This design comes from an exercise in tuning for small area, a short achievable clock period and few clock cycles on the open sky130 flow, not from production work. Function was checked by simulation only, so behaviour that the tests miss may differ from the original. Not every run is shown, and edits may drop behaviour that the tests do not exercise.

==> design/flow/design.v <==
`timescale 1ns / 1ps
module adder_v( a, b, y );
parameter WIDTH = 8;
input [WIDTH-1:0] a, b;
output [WIDTH-1:0] y;
assign y = a + b;
endmodule
`timescale 1ns / 1ps
module mux2x1_v(s, d0, d1, y);
parameter WIDTH = 8;
input wire s;
input wire [WIDTH-1:0] d0, d1;
output wire [WIDTH-1:0] y;
assign y = s ? d1 : d0;
endmodule
`timescale 1ns / 1ps
module flopr_v(clk, reset, d, q);
parameter WIDTH = 8;
input wire clk;
input wire reset;
input wire [WIDTH-1:0] d;
output wire [WIDTH-1:0] q;
reg [WIDTH-1:0] temp;
always@(posedge clk, posedge reset) begin
	if(reset) temp <= 0;
	else temp <= d;
end
assign q = temp;
endmodule
`timescale 1ns / 1ps
module flopenr_v(clk, reset, en, d, q);
parameter WIDTH = 8;
input wire clk;
input wire reset;
input wire en;
input wire [WIDTH-1:0] d;
output reg [WIDTH-1:0] q;
always@(posedge clk, posedge reset) begin
	if(reset) q <= 0;
	else if(en) q <= d;
end
endmodule
`timescale 1ns / 1ps
module extend_v(
	input wire [23:0] Instr,
	input wire [1:0] ImmSrc,
	output wire [31:0] ExtImm
);
reg [31:0] temp_ExtImm;
always@(*) begin
	case( ImmSrc )
		2'b00: temp_ExtImm = {24'b0,Instr[7:0]};
		2'b01: temp_ExtImm = {20'b0,Instr[11:0]};
		2'b10: temp_ExtImm = {{6{Instr[23]}}, Instr[23:0], 2'b00};
		default: temp_ExtImm = 32'b0;  
	endcase
end
assign ExtImm = temp_ExtImm;
endmodule
`timescale 1ns / 1ps
module regfile_v(
	input wire clk,
	input wire we3,
	input wire [3:0] ra1,
	input wire [3:0] ra2,
	input wire [3:0] wa3,
	input wire [31:0] wd3,
	input wire [31:0] r15,
	output wire [31:0] rd1,
	output wire [31:0] rd2
);
reg [31:0] rf[14:0];
always@(posedge clk) begin
	if( we3 ) rf[wa3] <= wd3;
end
assign rd1 = (ra1 == 4'b1111) ? r15 : rf[ra1];
assign rd2 = (ra2 == 4'b1111) ? r15 : rf[ra2];
endmodule
`timescale 1ns / 1ps
module alu_v(
    input wire [31:0] A,
    input wire [31:0] B,
    input wire [2:0] CtrlFunc,
    output wire [31:0] Result,
    output wire [3:0] Flags
	 );
reg [31:0] Result_temp;
wire [32:0] Sum;
wire Sub;
assign Sub = (CtrlFunc == 3'b010) | (CtrlFunc == 3'b100);
assign Sum = {1'b0, A} + {1'b0, (Sub ? ~B : B)} + {32'd0, Sub};
always@(*) begin
	case( CtrlFunc )
		3'b000: Result_temp = A & B;    
		3'b101: Result_temp = A | B;    
		3'b011: Result_temp = Sum[31:0];  
		3'b001: Result_temp = A ^ B;    
		3'b010: Result_temp = Sum[31:0];  
		3'b110: Result_temp = A * B;    
		3'b100: Result_temp = Sum[31:0];  
		default: Result_temp = Sum[31:0];
	endcase
end
assign Flags[3] = Result_temp[31];
assign Flags[2] = (Result_temp == 32'd0);
assign Flags[1] = Sum[32];
assign Flags[0] = (A[31] == (Sub ? ~B[31] : B[31])) & (Sum[31] != A[31]);
assign Result = Result_temp;
endmodule
`timescale 1ns / 1ps
module condcheck_v(
	input wire [3:0] Cond,
	input wire [3:0] Flags,
	output wire CondEx
);
wire neg, zero, carry, overflow, ge;
reg CondEx_temp;
assign {neg, zero, carry, overflow} = Flags;
assign ge = (neg == overflow);
always@(*) begin
	case( Cond )
		4'b0000: CondEx_temp = zero; 					 
		4'b0001: CondEx_temp = ~zero; 				 
		4'b0010: CondEx_temp = carry; 				 
		4'b0011: CondEx_temp = ~carry; 				 
		4'b0100: CondEx_temp = neg; 					 
		4'b0101: CondEx_temp = ~neg; 					 
		4'b0110: CondEx_temp = overflow; 			 
		4'b0111: CondEx_temp = ~overflow; 			 
		4'b1000: CondEx_temp = carry & ~zero; 		 
		4'b1001: CondEx_temp = ~(carry & ~zero); 	 
		4'b1010: CondEx_temp = ge; 					 
		4'b1011: CondEx_temp = ~ge; 					 
		4'b1100: CondEx_temp = ~zero & ge; 			 
		4'b1101: CondEx_temp = ~(~zero & ge); 		 
		4'b1110: CondEx_temp = 1'b1; 					 
		default: CondEx_temp = 1'b0; 					 
	endcase
end
assign CondEx = CondEx_temp;
endmodule
`timescale 1ns / 1ps
module condlogic_v(
	input wire clk,
	input wire reset,
	input wire [3:0] Cond,
	input wire [3:0] ALUFlags,
	input wire [1:0] FlagW,
	input wire PCS,
	input wire RegW,
	input wire MemW,
	output wire PCSrc,
	output wire RegWrite,
	output wire MemWrite
);
wire [1:0] FlagWrite;
wire [3:0] Flags;
wire CondEx;
flopenr_v #(2) flagreg1(clk, reset, FlagWrite[1],
							  ALUFlags[3:2], Flags[3:2]);
flopenr_v #(2) flagreg0(clk, reset, FlagWrite[0],
							  ALUFlags[1:0], Flags[1:0]);
condcheck_v cc(Cond, Flags, CondEx);
assign FlagWrite = FlagW & {2{CondEx}};
assign RegWrite = RegW & CondEx;
assign MemWrite = MemW & CondEx;
assign PCSrc = PCS & CondEx;
endmodule
`timescale 1ns / 1ps
module decoder_v(
	input wire [1:0] Op,
	input wire [5:0] Funct,
	input wire [3:0] Rd,
	output wire [1:0] FlagW,
	output wire PCS,
	output wire RegW,
	output wire MemW,
	output wire MemtoReg,
	output wire ALUSrc,
	output wire [1:0] ImmSrc,
	output wire [1:0] RegSrc,
	output wire [2:0] ALUControl
);
reg [9:0] controls;
wire Branch;
wire ALUOp;
wire NoWrite;
wire RegW_temp;
reg [2:0] ALUControl_temp;
reg [1:0] FlagW_temp;
always@(*) begin
	case( Op )
		2'b00: 	        
			controls = (Funct[5]) ? 10'b0000101001 : 10'b0000001001;
		2'b01:  	controls = (Funct[0]) ? 10'b0001111000 : 10'b1001110100;
		2'b10:	controls = 10'b0110100010;  
		default: controls = 10'b0000000000;  
	endcase
end
assign {RegSrc, ImmSrc, ALUSrc, MemtoReg,
	RegW_temp, MemW, Branch, ALUOp} = controls;
always@(*) begin
	if( ALUOp ) begin   
		case( Funct[4:1] )
			4'b0100: ALUControl_temp = 3'b011;  
			4'b0010: ALUControl_temp = 3'b010;  
			4'b0000: ALUControl_temp = 3'b000;  
			4'b1100: ALUControl_temp = 3'b101;  
			4'b0001: ALUControl_temp = 3'b110;  
			4'b1111: ALUControl_temp = 3'b100;  
			default: ALUControl_temp = 3'b011;  
		endcase
		FlagW_temp[1] = Funct[0];
		FlagW_temp[0] = Funct[0] &
				(ALUControl_temp==3'b011 | ALUControl_temp==3'b010 |
				 ALUControl_temp==3'b100);
	end 
	else begin
		ALUControl_temp = 3'b011;  
		FlagW_temp = 2'b00;  
	end
end
assign NoWrite = ALUOp & (Funct[4:1] == 4'b1111);
assign RegW = RegW_temp & ~NoWrite;
assign PCS = ((Rd==4'b1111) & RegW) | Branch;
assign ALUControl = ALUControl_temp;
assign FlagW = FlagW_temp;
endmodule
`timescale 1ns / 1ps
module controller_v(
	input wire clk,
	input wire reset,
	input wire [31:12] Instr,
	input wire [3:0] ALUFlags,
	output wire [1:0] RegSrc,
	output wire RegWrite,
	output wire [1:0] ImmSrc,
	output wire ALUSrc,
	output wire [2:0] ALUControl,
	output wire MemWrite,
	output wire MemtoReg,
	output wire PCSrc 
);
wire [1:0] FlagW;
wire PCS, RegW, MemW;
decoder_v dec( .Op(Instr[27:26]), 
					.Funct(Instr[25:20]), 
					.Rd(Instr[15:12]),
					.FlagW(FlagW), 
					.PCS(PCS), 
					.RegW(RegW), 
					.MemW(MemW),
					.MemtoReg(MemtoReg), 
					.ALUSrc(ALUSrc), 
					.ImmSrc(ImmSrc), 
					.RegSrc(RegSrc), 
					.ALUControl(ALUControl) );
condlogic_v cl( .clk(clk), 
					 .reset(reset), 
					 .Cond(Instr[31:28]), 
					 .ALUFlags(ALUFlags),
					 .FlagW(FlagW), 
					 .PCS(PCS), 
					 .RegW(RegW), 
					 .MemW(MemW), 
					 .PCSrc(PCSrc), 
					 .RegWrite(RegWrite), 
					 .MemWrite(MemWrite) );
endmodule
`timescale 1ns / 1ps
module datapath_v(
	input wire clk,
	input wire reset,
	input wire [1:0] RegSrc,
	input wire RegWrite,
	input wire [1:0] ImmSrc,
	input wire ALUSrc,
	input wire [2:0] ALUControl,
	input wire MemtoReg,
	input wire PCSrc,
	input wire [31:0] Instr,
	input wire [31:0] ReadData,
	output wire [3:0] ALUFlags,
	output wire [31:0] PC,
	output wire [31:0] ALUResult,
	output wire [31:0] WriteData
);
wire [31:0] PCNext, PCPlus4, PCPlus8;
wire [31:0] ExtImm, SrcA, SrcB, Result;
wire [3:0] RA1, RA2;
mux2x1_v #(32) pcmux(PCSrc, PCPlus4, Result, PCNext);
flopr_v #(32) pcreg(clk, reset, PCNext, PC);
adder_v #(32) pcadd1(PC, 32'b100, PCPlus4);
adder_v #(32) pcadd2(PCPlus4, 32'b100, PCPlus8);
mux2x1_v #(4) ra1mux(RegSrc[0], Instr[19:16], 4'b1111, RA1);
mux2x1_v #(4) ra2mux(RegSrc[1], Instr[3:0], Instr[15:12], RA2);
regfile_v rf(clk, RegWrite, RA1, RA2, 
			  Instr[15:12], Result, PCPlus8,
			  SrcA, WriteData);
mux2x1_v #(32) resmux(MemtoReg, ALUResult, ReadData, Result);
extend_v ext(Instr[23:0], ImmSrc, ExtImm);
mux2x1_v #(32) srcBmux(ALUSrc, WriteData, ExtImm, SrcB);
alu_v ALU(SrcA, SrcB, ALUControl, ALUResult, ALUFlags);
endmodule
`timescale 1ns / 1ps
module arm_v(
	input wire clk,
	input wire reset,
	input wire [31:0] Instr,
	input wire [31:0] ReadData,
	output wire MemWrite,
	output wire [31:0] PC,
	output wire [31:0] DataAdr,
	output wire [31:0] WriteData
);
wire [3:0] ALUFlags;
wire RegWrite, ALUSrc, MemtoReg, PCSrc;
wire [1:0] RegSrc, ImmSrc;
wire [2:0] ALUControl;
controller_v c( .clk(clk), 
					 .reset(reset), 
					 .Instr(Instr[31:12]), 
					 .ALUFlags(ALUFlags),
					 .RegSrc(RegSrc), 
					 .RegWrite(RegWrite),
					 .ImmSrc(ImmSrc), 
					 .ALUSrc(ALUSrc),
					 .ALUControl(ALUControl), 
					 .MemWrite(MemWrite), 
					 .MemtoReg(MemtoReg), 
					 .PCSrc(PCSrc) );
datapath_v dp( .clk(clk), 
					.reset(reset),					
					.RegSrc(RegSrc),
					.RegWrite(RegWrite), 
					.ImmSrc(ImmSrc), 
					.ALUSrc(ALUSrc), 
					.ALUControl(ALUControl),
					.MemtoReg(MemtoReg), 
					.PCSrc(PCSrc), 
					.ALUFlags(ALUFlags), 
					.PC(PC), 
					.Instr(Instr),
					.ALUResult(DataAdr), 
					.WriteData(WriteData), 
					.ReadData(ReadData) );
endmodule
==> design/flow/run.sh <==
#!/bin/bash
# synth_recipe.tcl (not shown) runs the flow's synth.tcl, then flattens the netlist and writes it again
# the make line also repeats each setting of config.mk as NAME=value (left out here)
make -C /OpenROAD-flow-scripts/flow DESIGN_CONFIG=/design/flow/config.mk WORK_HOME=/design/flow/orfs CLKGATE_MAP_FILE= SYNTH_SCRIPT=/design/flow/synth_recipe.tcl finish
==> design/flow/config.mk <==
export PLATFORM = sky130hd
export DESIGN_NAME = arm_v
export DESIGN_NICKNAME = arm_v
export VERILOG_FILES = /design/flow/design.v
export SDC_FILE = /design/flow/constraint.sdc
export NUM_CORES = 4
export LEC_CHECK = 0
export CAP_MARGIN = 20
export CORE_MARGIN = 2
export CORE_UTILIZATION = 40
export SLEW_MARGIN = 20
==> design/flow/constraint.sdc <==
create_clock -name core_clock -period 20.0 [get_ports {clk}]
set_input_delay 4.0000 -clock core_clock [delete_from_list [all_inputs] [get_ports {clk}]]
set_output_delay 4.0000 -clock core_clock [all_outputs]
set_load 0.01 [all_outputs]
Fig. 1: run 1, logic cells by family
(1.5 px per um)
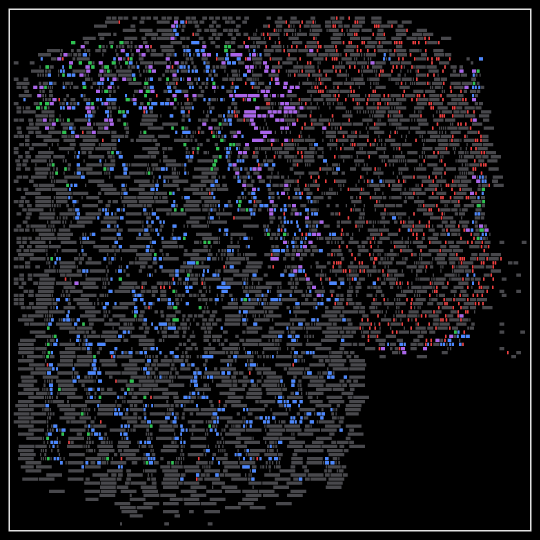
[xor and xnor cells] purple | cells: 176
[aoi and oai cells] blue | cells: 655
[and/or cells] green | cells: 117
[inv cells] red | cells: 540

Fig. 2: run 1, clock wires, drivers and flops
(1.5 px per um)
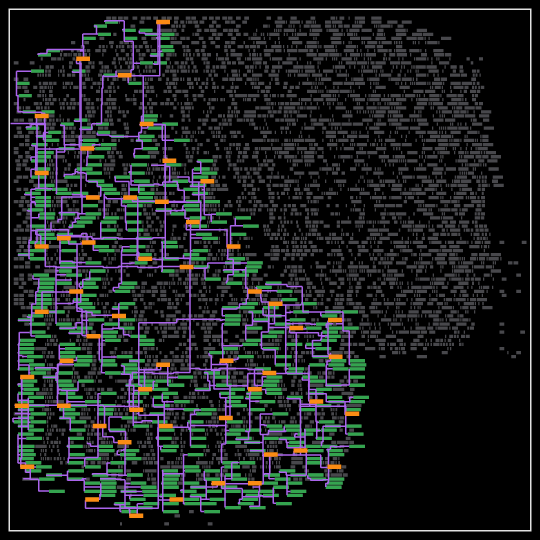
[clock wires] purple | length: 7000 um
[flip-flops] green | count: 516
[clock drivers] orange | count: 53
routed clock nets: 54

==> results.ini, run 1 <==
[routing]
antenna_left = 0
drc = 0
wl_met3_um = 25200
drt_iter0_drc = 5550
vias_per_cell = 6.20
drt-wirelength-per-cell_um = 31.2
first_pass_iters = 8
wirelength_um = 205000
top_layer_used = met5
wl_met2_um = 87100
vias = 40700
m1WireLength_um = 78000

[global_route]
grt_max_degree = 80
top_usage_layer = met2
grt_pass1_wl_um = 291000
grt_usage_pct = 33.6
use_met1_pct = 44.4
grt_pass1_vias = 40000
overflow = 0
grtUsageMet3_pct = 8.21
antenna_found_initial = 11
grtUsageMet2_pct = 50.3

[placed_design]
place_congestion = 1.01
dp_slack_ns = 0.140
placed_area_um2 = 51800
portBuffers = 162
hpwl_um = 155000
dp.cells = 6459

[critical_path]
critPathCapture = DataAdr[31]
crit_fanout = 79
start_kind = primary input
critPathRequiredTime_ns = 16.00
startpoint = Instr[27]
r2r_end = c.cl.flagreg1.q[0]
cpMostUsedCell = fa_1
slowest_delay_ns = 0.59
rrSetupSlack_ns = 5.57
cp.depth = 38
crit_buf_inv = 10
cp-end-kind = output pin
critical-path-top-delay-family = adder cells
rr_worst_depth = 36
slowest_stage = mux4_2
worst-setup-path-type = in2out
crit_arrival_ns = 15.78
reg2reg_from = dp.pcreg.temp[3]

[sta]
worst_slew_pin_slew_ns = 1.23
grt_setup_unrepaired = no
slew_viol_final = 0
timing.final.ws_setup_ns = 0.223
period_needed_ns = 19.78
setup_viol = 0
final_hold_viol_count = 0
fin_crit_sh_pct = 98.9
tns_ns = 0
hold-worst-slack_ns = 0.533
relSlewSlack_pct = 17.6
max_freq_mhz = 50.6

[floorplan]
start_util_pct = 40.4
ios = 163
core_um2 = 116000
die_h_um = 347
die_w_um = 347
fp-row-count = 125
die-area_um2 = 120000

[logic_synthesis]
yosys_warnings = 7
ys_types = 103
synth_xor_area_share_pct = 3.54
synthesis.area_um2 = 47000
synth-adder-area-share_pct = 23.5
synth_top_family_by_area = adder cells
syn-num-nets = 5501
synth_compound_area_share_pct = 11.6
synth_area_leaders = edfxtp_1 31%, fa_1 17%, ha_1 6.1%
synth_most_common_cell = nand2_1
synth_seq_cells = 516
synth_top_area_share_pct = 30.7
synth-simple-area-share_pct = 14.4
synthesis.instances = 4798
synthTopCellsByCount = 689 x nand2_1, 523 x inv_1, 480 x edfxtp_1
synth_mux_area_share_pct = 7.52
synth_edf_count = 480
yosysTopAreaCell = edfxtp_1
seq_area_frac_synth_pct = 32.6
ys.flop_type = edfxtp_1
syn_avg_cell_area_um2 = 9.79
async_flop_share_pct = 6.98

[layout]
fillers = 11000
fin_nets = 5699
drive_above_1_share_pct = 10.8
final_area_um2 = 53800
area_growth_pct = 14.6
top_register = dp.rf.rf
reg_top3 = dp.rf.rf (480), dp.pcreg.temp (32)
final_cell_count_no_fill = 6569
fin_util_pct = 46.3
largest_reg_flops = 480

[hold_path]
hold_depth = 2
holdPathEnd = c.cl.flagreg1.q[0]
hp-start = c.cl.flagreg1.q[0]
min_path_type = reg2reg

[cts]
cts_setup_buffers = 0
cts_tree = built
numCtsBuffers = 53
htreeDepth = 2
cts_buffer_depth = 3
ctsHoldBuffers = 0
clk_pin_slew_ns = 0.05
ctsResizeCount = 0
root_buffer = clkbuf_16

[outcome]
status = no timing/DRC/antenna violations

[job]
drv_cap = 0

Testbench counts for the RTL of run 1, summed over its fixed seeds: cycles 28,262.
Fig. 3: run 1, sequential cells grouped by signal name
(1.5 px per um) Other sequential cells in the stronger gray, the rest of the logic in the fainter gray.
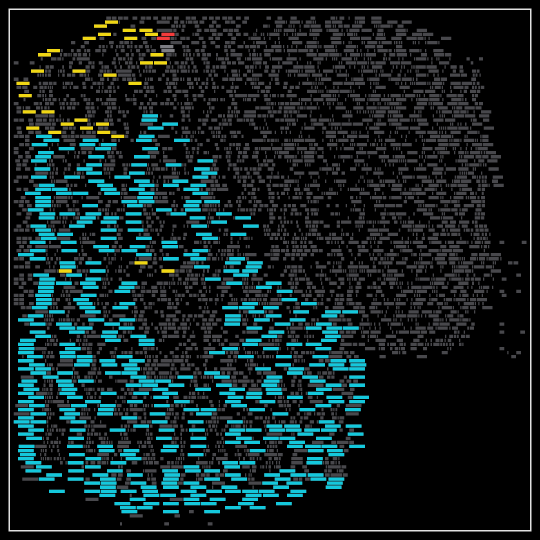
[dp.pcreg.temp] yellow | placed flops: 32 | where: top left
[c.cl.flagreg1.q] red | placed flops: 2
[dp.rf.rf] cyan | placed flops: 480
not colored: 2

Fig. 4: run 1, clock nets
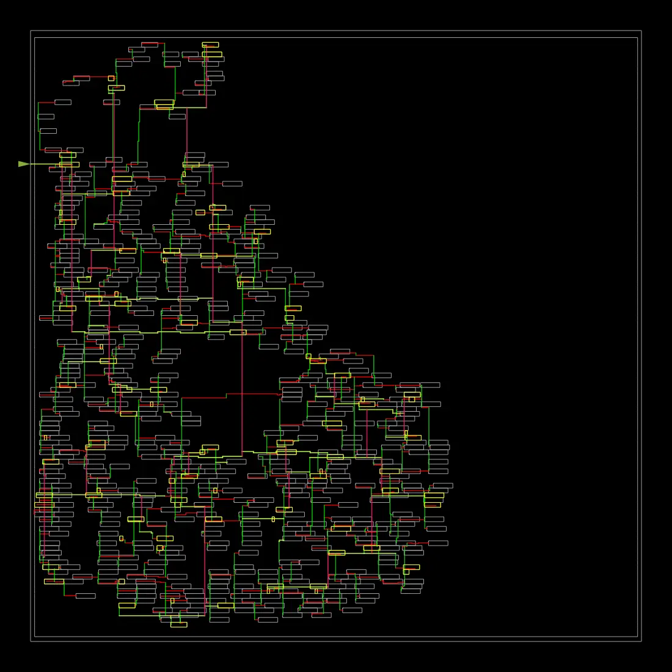
latest clock arrival within the worst-skew pair: 0.66 ns
Layout clock buffers: 64
clock skew: 0.0437 ns
clk sinks: 516

-- run 1: layout by cell type (no fill, tap or decap), types with 48 or more instances in the layout --
cell type	synthesis	final
nor3_1	52	48
nor2_1	469	452
nand2_1	689	688
fa_1	409	409
clkbuf_16	0	53
clkdlybuf4s50_1	0	160
edfxtp_1	480	480
o21ai_0	105	102
mux2i_1	195	190
ha_1	228	228
inv_1	523	522
a211oi_1	62	62
a21oi_1	194	183
a311oi_1	48	48
nand3_1	144	144
buf_4	6	259
xnor2_1	121	121
-- run 1: final cells by class --
type	instances	area [um2]	share of cell area, %
Inverter	540	2030	3.77
Timing Repair Buffer	432	3780	7.03
Sequential cell	516	15300	28.5
Clock buffer	64	1390	2.58
Clock inverter	35	567	1.05
Tap cell	1524	1910	3.54
Multi-Input combinational cell	3453	28800	53.5
Antenna cell	5	12.5	0.0232
==> run 2: too many edits to list; what changed since run 1 <==
design/flow/design.v: 347 -> 1245 lines; modules unchanged: 0
  alu_v: edited, 30 -> 1081 lines
  arm_v: edited, 42 -> 162 lines
  removed: adder_v, mux2x1_v, flopr_v, flopenr_v, extend_v, regfile_v, condcheck_v, condlogic_v, decoder_v, controller_v, datapath_v
==> module arm_v as of run 2 <==
module arm_v(
	input wire clk,
	input wire reset,
	input wire [31:0] Instr,
	input wire [31:0] ReadData,
	output wire MemWrite,
	output wire [31:0] PC,
	output wire [31:0] DataAdr,
	output wire [31:0] WriteData
);
reg  [31:0] pcF;             
reg         vD;
reg  [31:0] irD;
reg  [31:0] A, B;            
reg         xWr;             
reg         xPc;             
reg         xLd;             
reg         xMul1;           
reg         xSub, xAnd, xOrr;
reg         xNZ, xCV;        
reg         xMemW;
reg  [3:0]  xRd;
reg  [3:0]  flags;           
reg  [31:0] rf [0:14];
wire [31:0] Bx  = xSub ? ~B : B;
wire [32:0] sum = {1'b0, A} + {1'b0, Bx} + {32'd0, xSub};
wire [31:0] alu = xAnd ? (A & B) : (xOrr ? (A | B) : sum[31:0]);
wire [31:0] res = xLd ? ReadData : alu;
wire fN = alu[31];
wire fZ = (alu == 32'd0);
wire fC = sum[32];
wire fV = (A[31] == Bx[31]) & (sum[31] != A[31]);
wire [3:0] flagsN = { xNZ ? fN : flags[3], xNZ ? fZ : flags[2],
                      xCV ? fC : flags[1], xCV ? fV : flags[0] };
wire [31:0] mS, mC;
alu_v mul( .A(A), .B(B), .S(mS), .C(mC) );
wire xPcEff = xPc & ~xMul1;
wire [3:0] cond = irD[31:28];
wire [1:0] op   = irD[27:26];
wire       dI   = irD[25];
wire [3:0] cmd  = irD[24:21];
wire       dS   = irD[20];
wire [3:0] rn   = irD[19:16];
wire [3:0] rd   = irD[15:12];
wire [3:0] rm   = irD[3:0];
wire dDP  = (op == 2'b00);
wire dMem = (op == 2'b01);
wire dBr  = (op == 2'b10);
wire dLdr = dMem & irD[20];
wire dStr = dMem & ~irD[20];
wire cMul = (cmd == 4'b0001);
wire cCmp = (cmd == 4'b1111);
wire cSub = (cmd == 4'b0010);
wire cAnd = (cmd == 4'b0000);
wire cOrr = (cmd == 4'b1100);
wire dRegW = (dDP & ~cCmp) | dLdr;
wire [3:0] rb = dStr ? rd : rm;
wire useRn = dDP | dMem;
wire useRb = (dDP & ~dI) | dStr;
wire gN = flagsN[3], gZ = flagsN[2], gC = flagsN[1], gV = flagsN[0];
reg condD;
always @(*) begin
	case (cond)
		4'b0000: condD = gZ;
		4'b0001: condD = ~gZ;
		4'b0010: condD = gC;
		4'b0011: condD = ~gC;
		4'b0100: condD = gN;
		4'b0101: condD = ~gN;
		4'b0110: condD = gV;
		4'b0111: condD = ~gV;
		4'b1000: condD = gC & ~gZ;
		4'b1001: condD = ~(gC & ~gZ);
		4'b1010: condD = (gN == gV);
		4'b1011: condD = (gN != gV);
		4'b1100: condD = ~gZ & (gN == gV);
		4'b1101: condD = ~(~gZ & (gN == gV));
		4'b1110: condD = 1'b1;
		default: condD = 1'b0;
	endcase
end
wire [31:0] pcF4 = pcF + 32'd4;
wire [31:0] rnRf = (rn == 4'd15) ? pcF4 : rf[rn];
wire [31:0] rbRf = (rb == 4'd15) ? pcF4 : rf[rb];
wire fwdA = xWr & (xRd == rn);
wire fwdB = xWr & (xRd == rb);
wire [31:0] adr  = rnRf + {20'd0, irD[11:0]};
wire [31:0] aNew = dMem ? adr : (fwdA ? alu : rnRf);
wire [31:0] bNew = (dDP & dI) ? {24'd0, irD[7:0]} : (fwdB ? alu : rbRf);
wire stall = vD & ( xMul1
                  | (xWr & xLd & ((useRn & (rn == xRd)) | (useRb & (rb == xRd))))
                  | (xWr & dMem & (rn == xRd)) );
wire advD  = vD & ~stall & ~xPcEff;
wire brTk  = vD & dBr & condD & ~xMul1 & ~xPcEff;
wire [31:0] target = pcF4 + {{6{irD[23]}}, irD[23:0], 2'b00};
always @(posedge clk, posedge reset) begin
	if (reset) begin
		pcF   <= 32'd0;
		vD    <= 1'b0;
		xWr   <= 1'b0;
		xPc   <= 1'b0;
		xMul1 <= 1'b0;
		xNZ   <= 1'b0;
		xCV   <= 1'b0;
		xMemW <= 1'b0;
		flags <= 4'd0;
	end else begin
		if (xPcEff) begin
			pcF <= res;
			vD  <= 1'b0;
		end else if (!stall) begin
			if (brTk) begin
				pcF <= target;
				vD  <= 1'b0;
			end else begin
				pcF <= pcF4;
				vD  <= 1'b1;
			end
		end
		if (~xMul1) begin
			if (xNZ) flags[3:2] <= {fN, fZ};
			if (xCV) flags[1:0] <= {fC, fV};
		end
		if (xMul1) begin
			xMul1 <= 1'b0;
		end else if (advD) begin
			xWr   <= dRegW & condD & (rd != 4'd15);
			xPc   <= dRegW & condD & (rd == 4'd15);
			xMul1 <= dDP & cMul & condD;
			xNZ   <= dDP & dS & condD;
			xCV   <= dDP & dS & condD & ~(cMul | cAnd | cOrr);
			xMemW <= dStr & condD;
		end else begin
			xWr   <= 1'b0;
			xPc   <= 1'b0;
			xNZ   <= 1'b0;
			xCV   <= 1'b0;
			xMemW <= 1'b0;
		end
	end
end
always @(posedge clk) begin
	if (~stall) irD <= Instr;
	if (xMul1) begin
		A <= mS;
		B <= mC;
	end else if (advD) begin
		A    <= aNew;
		B    <= bNew;
		xRd  <= rd;
		xLd  <= dLdr;
		xSub <= dDP & (cSub | cCmp);
		xAnd <= dDP & cAnd;
		xOrr <= dDP & cOrr;
	end
	if (xWr & ~xMul1) rf[xRd] <= res;
end
assign PC        = pcF;
assign DataAdr   = A;
assign WriteData = B;
assign MemWrite  = xMemW;
endmodule
Fig. 5: run 2, clock nets
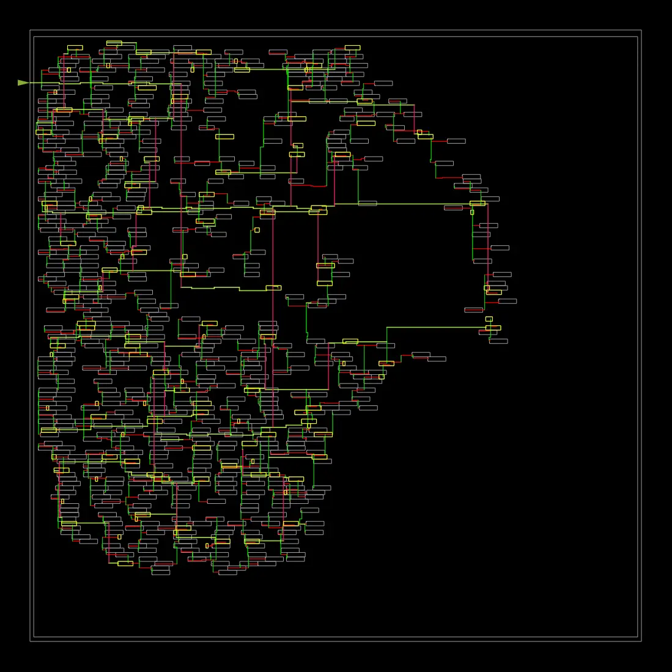
FFs & Latches: 631
latest clock arrival within the worst-skew pair: 0.64 ns
clock skew: 0.0351 ns
clk sinks: 631
Layout clock buffers: 83

Fig. 6: run 2, sequential cells grouped by signal name
(1 px per um) Other sequential cells in the stronger gray, the rest of the logic in the fainter gray.
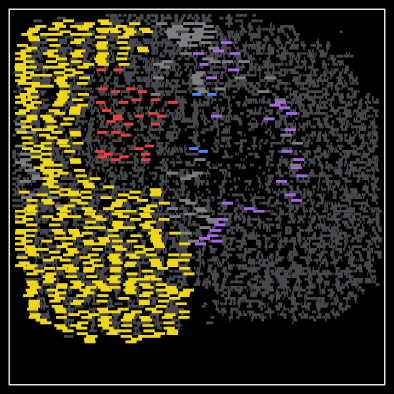
[rf] yellow | placed flops: 480
[flags] blue | placed flops: 4
[B] purple | placed flops: 31
[pcF] red | placed flops: 32

Fig. 7: run 2, clock wires, drivers and flops
(1 px per um)
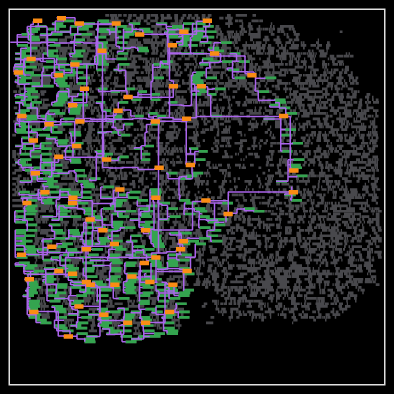
[clock wires] purple | length: 8460 um
[flip-flops] green | count: 631
[clock drivers] orange | count: 72
routed clock nets: 73

==> run 2 against run 1 <==
Against the previous run: first-iteration DRC count is 3.7% higher; clock-buffer cell count is 19 higher; sequential share of layout area is 2.5 points higher; final area increased by 12%; critical path depth fell by 21; core utilization decreased by 1.8 points; synthesized area increased by 17%; via count increased by 21%.
==> results.ini, run 2 <==
[logic_synthesis]
synth_most_common_cell = nand2_1
synthesis.area_um2 = 54800
synth-simple-area-share_pct = 15.9
syn_avg_cell_area_um2 = 8.71
syn-num-nets = 6650
ys.flop_type = edfxtp_1
synth_mux_area_share_pct = 8.03
synth_xor_area_share_pct = 3.87
synthesis.instances = 6289
synthTopCellsByCount = 1111 x nand2_1, 626 x o21ai_0, 583 x edfxtp_1
synth_edf_count = 583
synth_top_area_share_pct = 32.0
yosysTopAreaCell = edfxtp_1
synth_top_family_by_area = compound AO/OA/AOI/OAI gates
yosys_warnings = 1
seq_area_frac_synth_pct = 34.1
async_flop_share_pct = 6.81
synth_seq_cells = 631
synth_compound_area_share_pct = 19.4
ys_types = 90
synth_area_leaders = edfxtp_1 32%, nand2_1 7.6%, fa_1 7.0%
synth-adder-area-share_pct = 12.7

[outcome]
status = no timing/DRC/antenna violations

[critical_path]
cpMostUsedCell = nand3_1
slowest_delay_ns = 0.89
rrSetupSlack_ns = 13.00
crit_arrival_ns = 7.52
critical-path-top-delay-family = compound AO/OA/AOI/OAI gates
r2r_end = pcF[30]
startpoint = A[12]
reg2reg_from = A[12]
cp-end-kind = flop
crit_fanout = 27
critPathRequiredTime_ns = 20.52
worst-setup-path-type = reg2reg
cp.depth = 17
rr_worst_depth = 17
slowest_stage = o311ai_1
critPathCapture = pcF[30]
crit_buf_inv = 2
path_cells = buf_4 > ha_1 > nand2_1 > o21bai_1 > nand3_1 > o2bb2ai_1 > o31a_1 > o311ai_1 > nand3_1 > or4b_1 > nor4b_2 > a2111oi_1 > and3_1 > a31oi_4 > inv_2 > and2_1 > o32a_1
start_kind = flop

[layout]
final_cell_count_no_fill = 7924
final-seq-area_um2 = 18700
fin_nets = 6448
final_common_cell = nand2_1
top_register = rf
area_growth_pct = 10.1
mostFrequentLayoutCells = 1109 x nand2_1, 611 x o21ai_0, 583 x edfxtp_1
largest_reg_flops = 480
drive_above_1_share_pct = 8.66
multi_input_area_um2 = 33000
fillers = 12900
fin_util_pct = 44.5

[sta]
relSlewSlack_pct = 19.2
grt_setup_unrepaired = no
slew_viol_final = 0
fin_crit_sh_pct = 35.0
period_needed_ns = 7.00
max_freq_mhz = 143
hold-worst-slack_ns = 0.491
worst_slew_pin_slew_ns = 1.20
tns_ns = 0
final_hold_viol_count = 0
setup_viol = 0

[hold_path]
hp-start = flags[1]
hold_depth = 2
holdPathEnd = flags[1]
min_path_type = reg2reg

[global_route]
grt_pass1_wl_um = 310000
grtUsageMet2_pct = 46.4
grt_usage_pct = 29.6
use_met1_pct = 39.5
overflow = 0
grtUsageMet3_pct = 6.00
grt_max_degree = 172
grt_pass1_vias = 45300
top_usage_layer = met2
antenna_found_initial = 15

[placed_design]
dp.cells = 7794
place_congestion = 1.01
hpwl_um = 146000
portBuffers = 162

[cts]
cts_buffer_depth = 3
clk_pin_slew_ns = 0.07
cts_tree = built
ctsHoldBuffers = 0
htreeDepth = 3
numCtsBuffers = 72
cts_setup_buffers = 0
root_buffer = clkbuf_16
ctsResizeCount = 0

[floorplan]
die_h_um = 374
ios = 163
die_w_um = 374
die-area_um2 = 140000
start_util_pct = 40.4
core_um2 = 136000
fp-row-count = 135

[job]
drv_cap = 0

[routing]
drt_iter0_drc = 5757
m1WireLength_um = 85200
first_pass_iters = 6
top_layer_used = met5
vias_per_cell = 6.22
wl_met2_um = 95800
drc = 0
vias = 49300
drt-wirelength-per-cell_um = 26.8
wirelength_um = 213000
wl_met3_um = 20900
antenna_left = 0

Testbench counts for the RTL of run 2, summed over its fixed seeds: cycles 33,642.
run 2: changes by cell type after synthesis, moves of 62 or more:
| cell | delta |
|---|---|
| fa_1 | -218 |
| nand2_1 | +422 |
| ha_1 | -124 |
| inv_1 | -279 |
| mux4_2 | +101 |
| a21oi_1 | +293 |
| maj3_1 | +184 |
| o211ai_1 | +142 |
| edfxtp_1 | +103 |
| clkbuf_1 | +242 |
| o21ai_0 | +521 |
| mux2i_1 | -128 |
| buf_1 | +110 |
| xor2_1 | +62 |
run 2: stage by stage:
stage | cell area, um2 | setup slack, ns
2_1_floorplan | 54800 | 13.82
3_3_place_gp | 57900 | 13.33
6_report | 60300 | 13.00
4_1_cts | 60300 | 13.04
5_1_grt | 60300 | 12.82
3_5_place_dp | 57900 | 13.22
run 2: area by class of cell:
class	count	share of cell area, %
multi-input combinational	4798	54.8
tap	1781	3.70
sequential	631	31.0
clock buffer	83	3.06
clock inverter	46	0.965
timing repair buffer	337	4.97
antenna	1	0.00415
inverter	247	1.54

[separate check: timing with driven ports]
Ports are ideal in the flow. The routed layouts listed here were re-timed in OpenROAD. Step 1 (the two cells are an assumption about what drives the block):
set clk [get_ports {clk}]
set_driving_cell -lib_cell sky130_fd_sc_hd__clkbuf_16 $clk
set_driving_cell -lib_cell sky130_fd_sc_hd__buf_2 [delete_from_list [all_inputs] $clk]
Step 2 times the ports against the registers' clock, not the clock port: input delays grow and output delays shrink by t, the midpoint of the rising clock arrivals with the driver on. Slacks: ideal / step 1 / step 2; pairs: ideal / step 1.
run | t (ns) | slack for setup (ns) | hold slack, ns | clock arrival spread, ns | pins driven straight from the clock port
run 1 | 0.706 | 0.223 / 0.009 / 0.009 | 0.533 / 0.533 / 0.533 | 0.044 / 0.044 | 1
run 2 | 0.692 | 13.003 / 12.947 / 13.003 | 0.491 / 0.491 / 0.491 | 0.037 / 0.036 | 1
After both steps setup and hold are still met in every run listed. The setup slack of run 1, which loses most, moves by -0.214 ns with the drivers and by -0.214 ns with both steps.
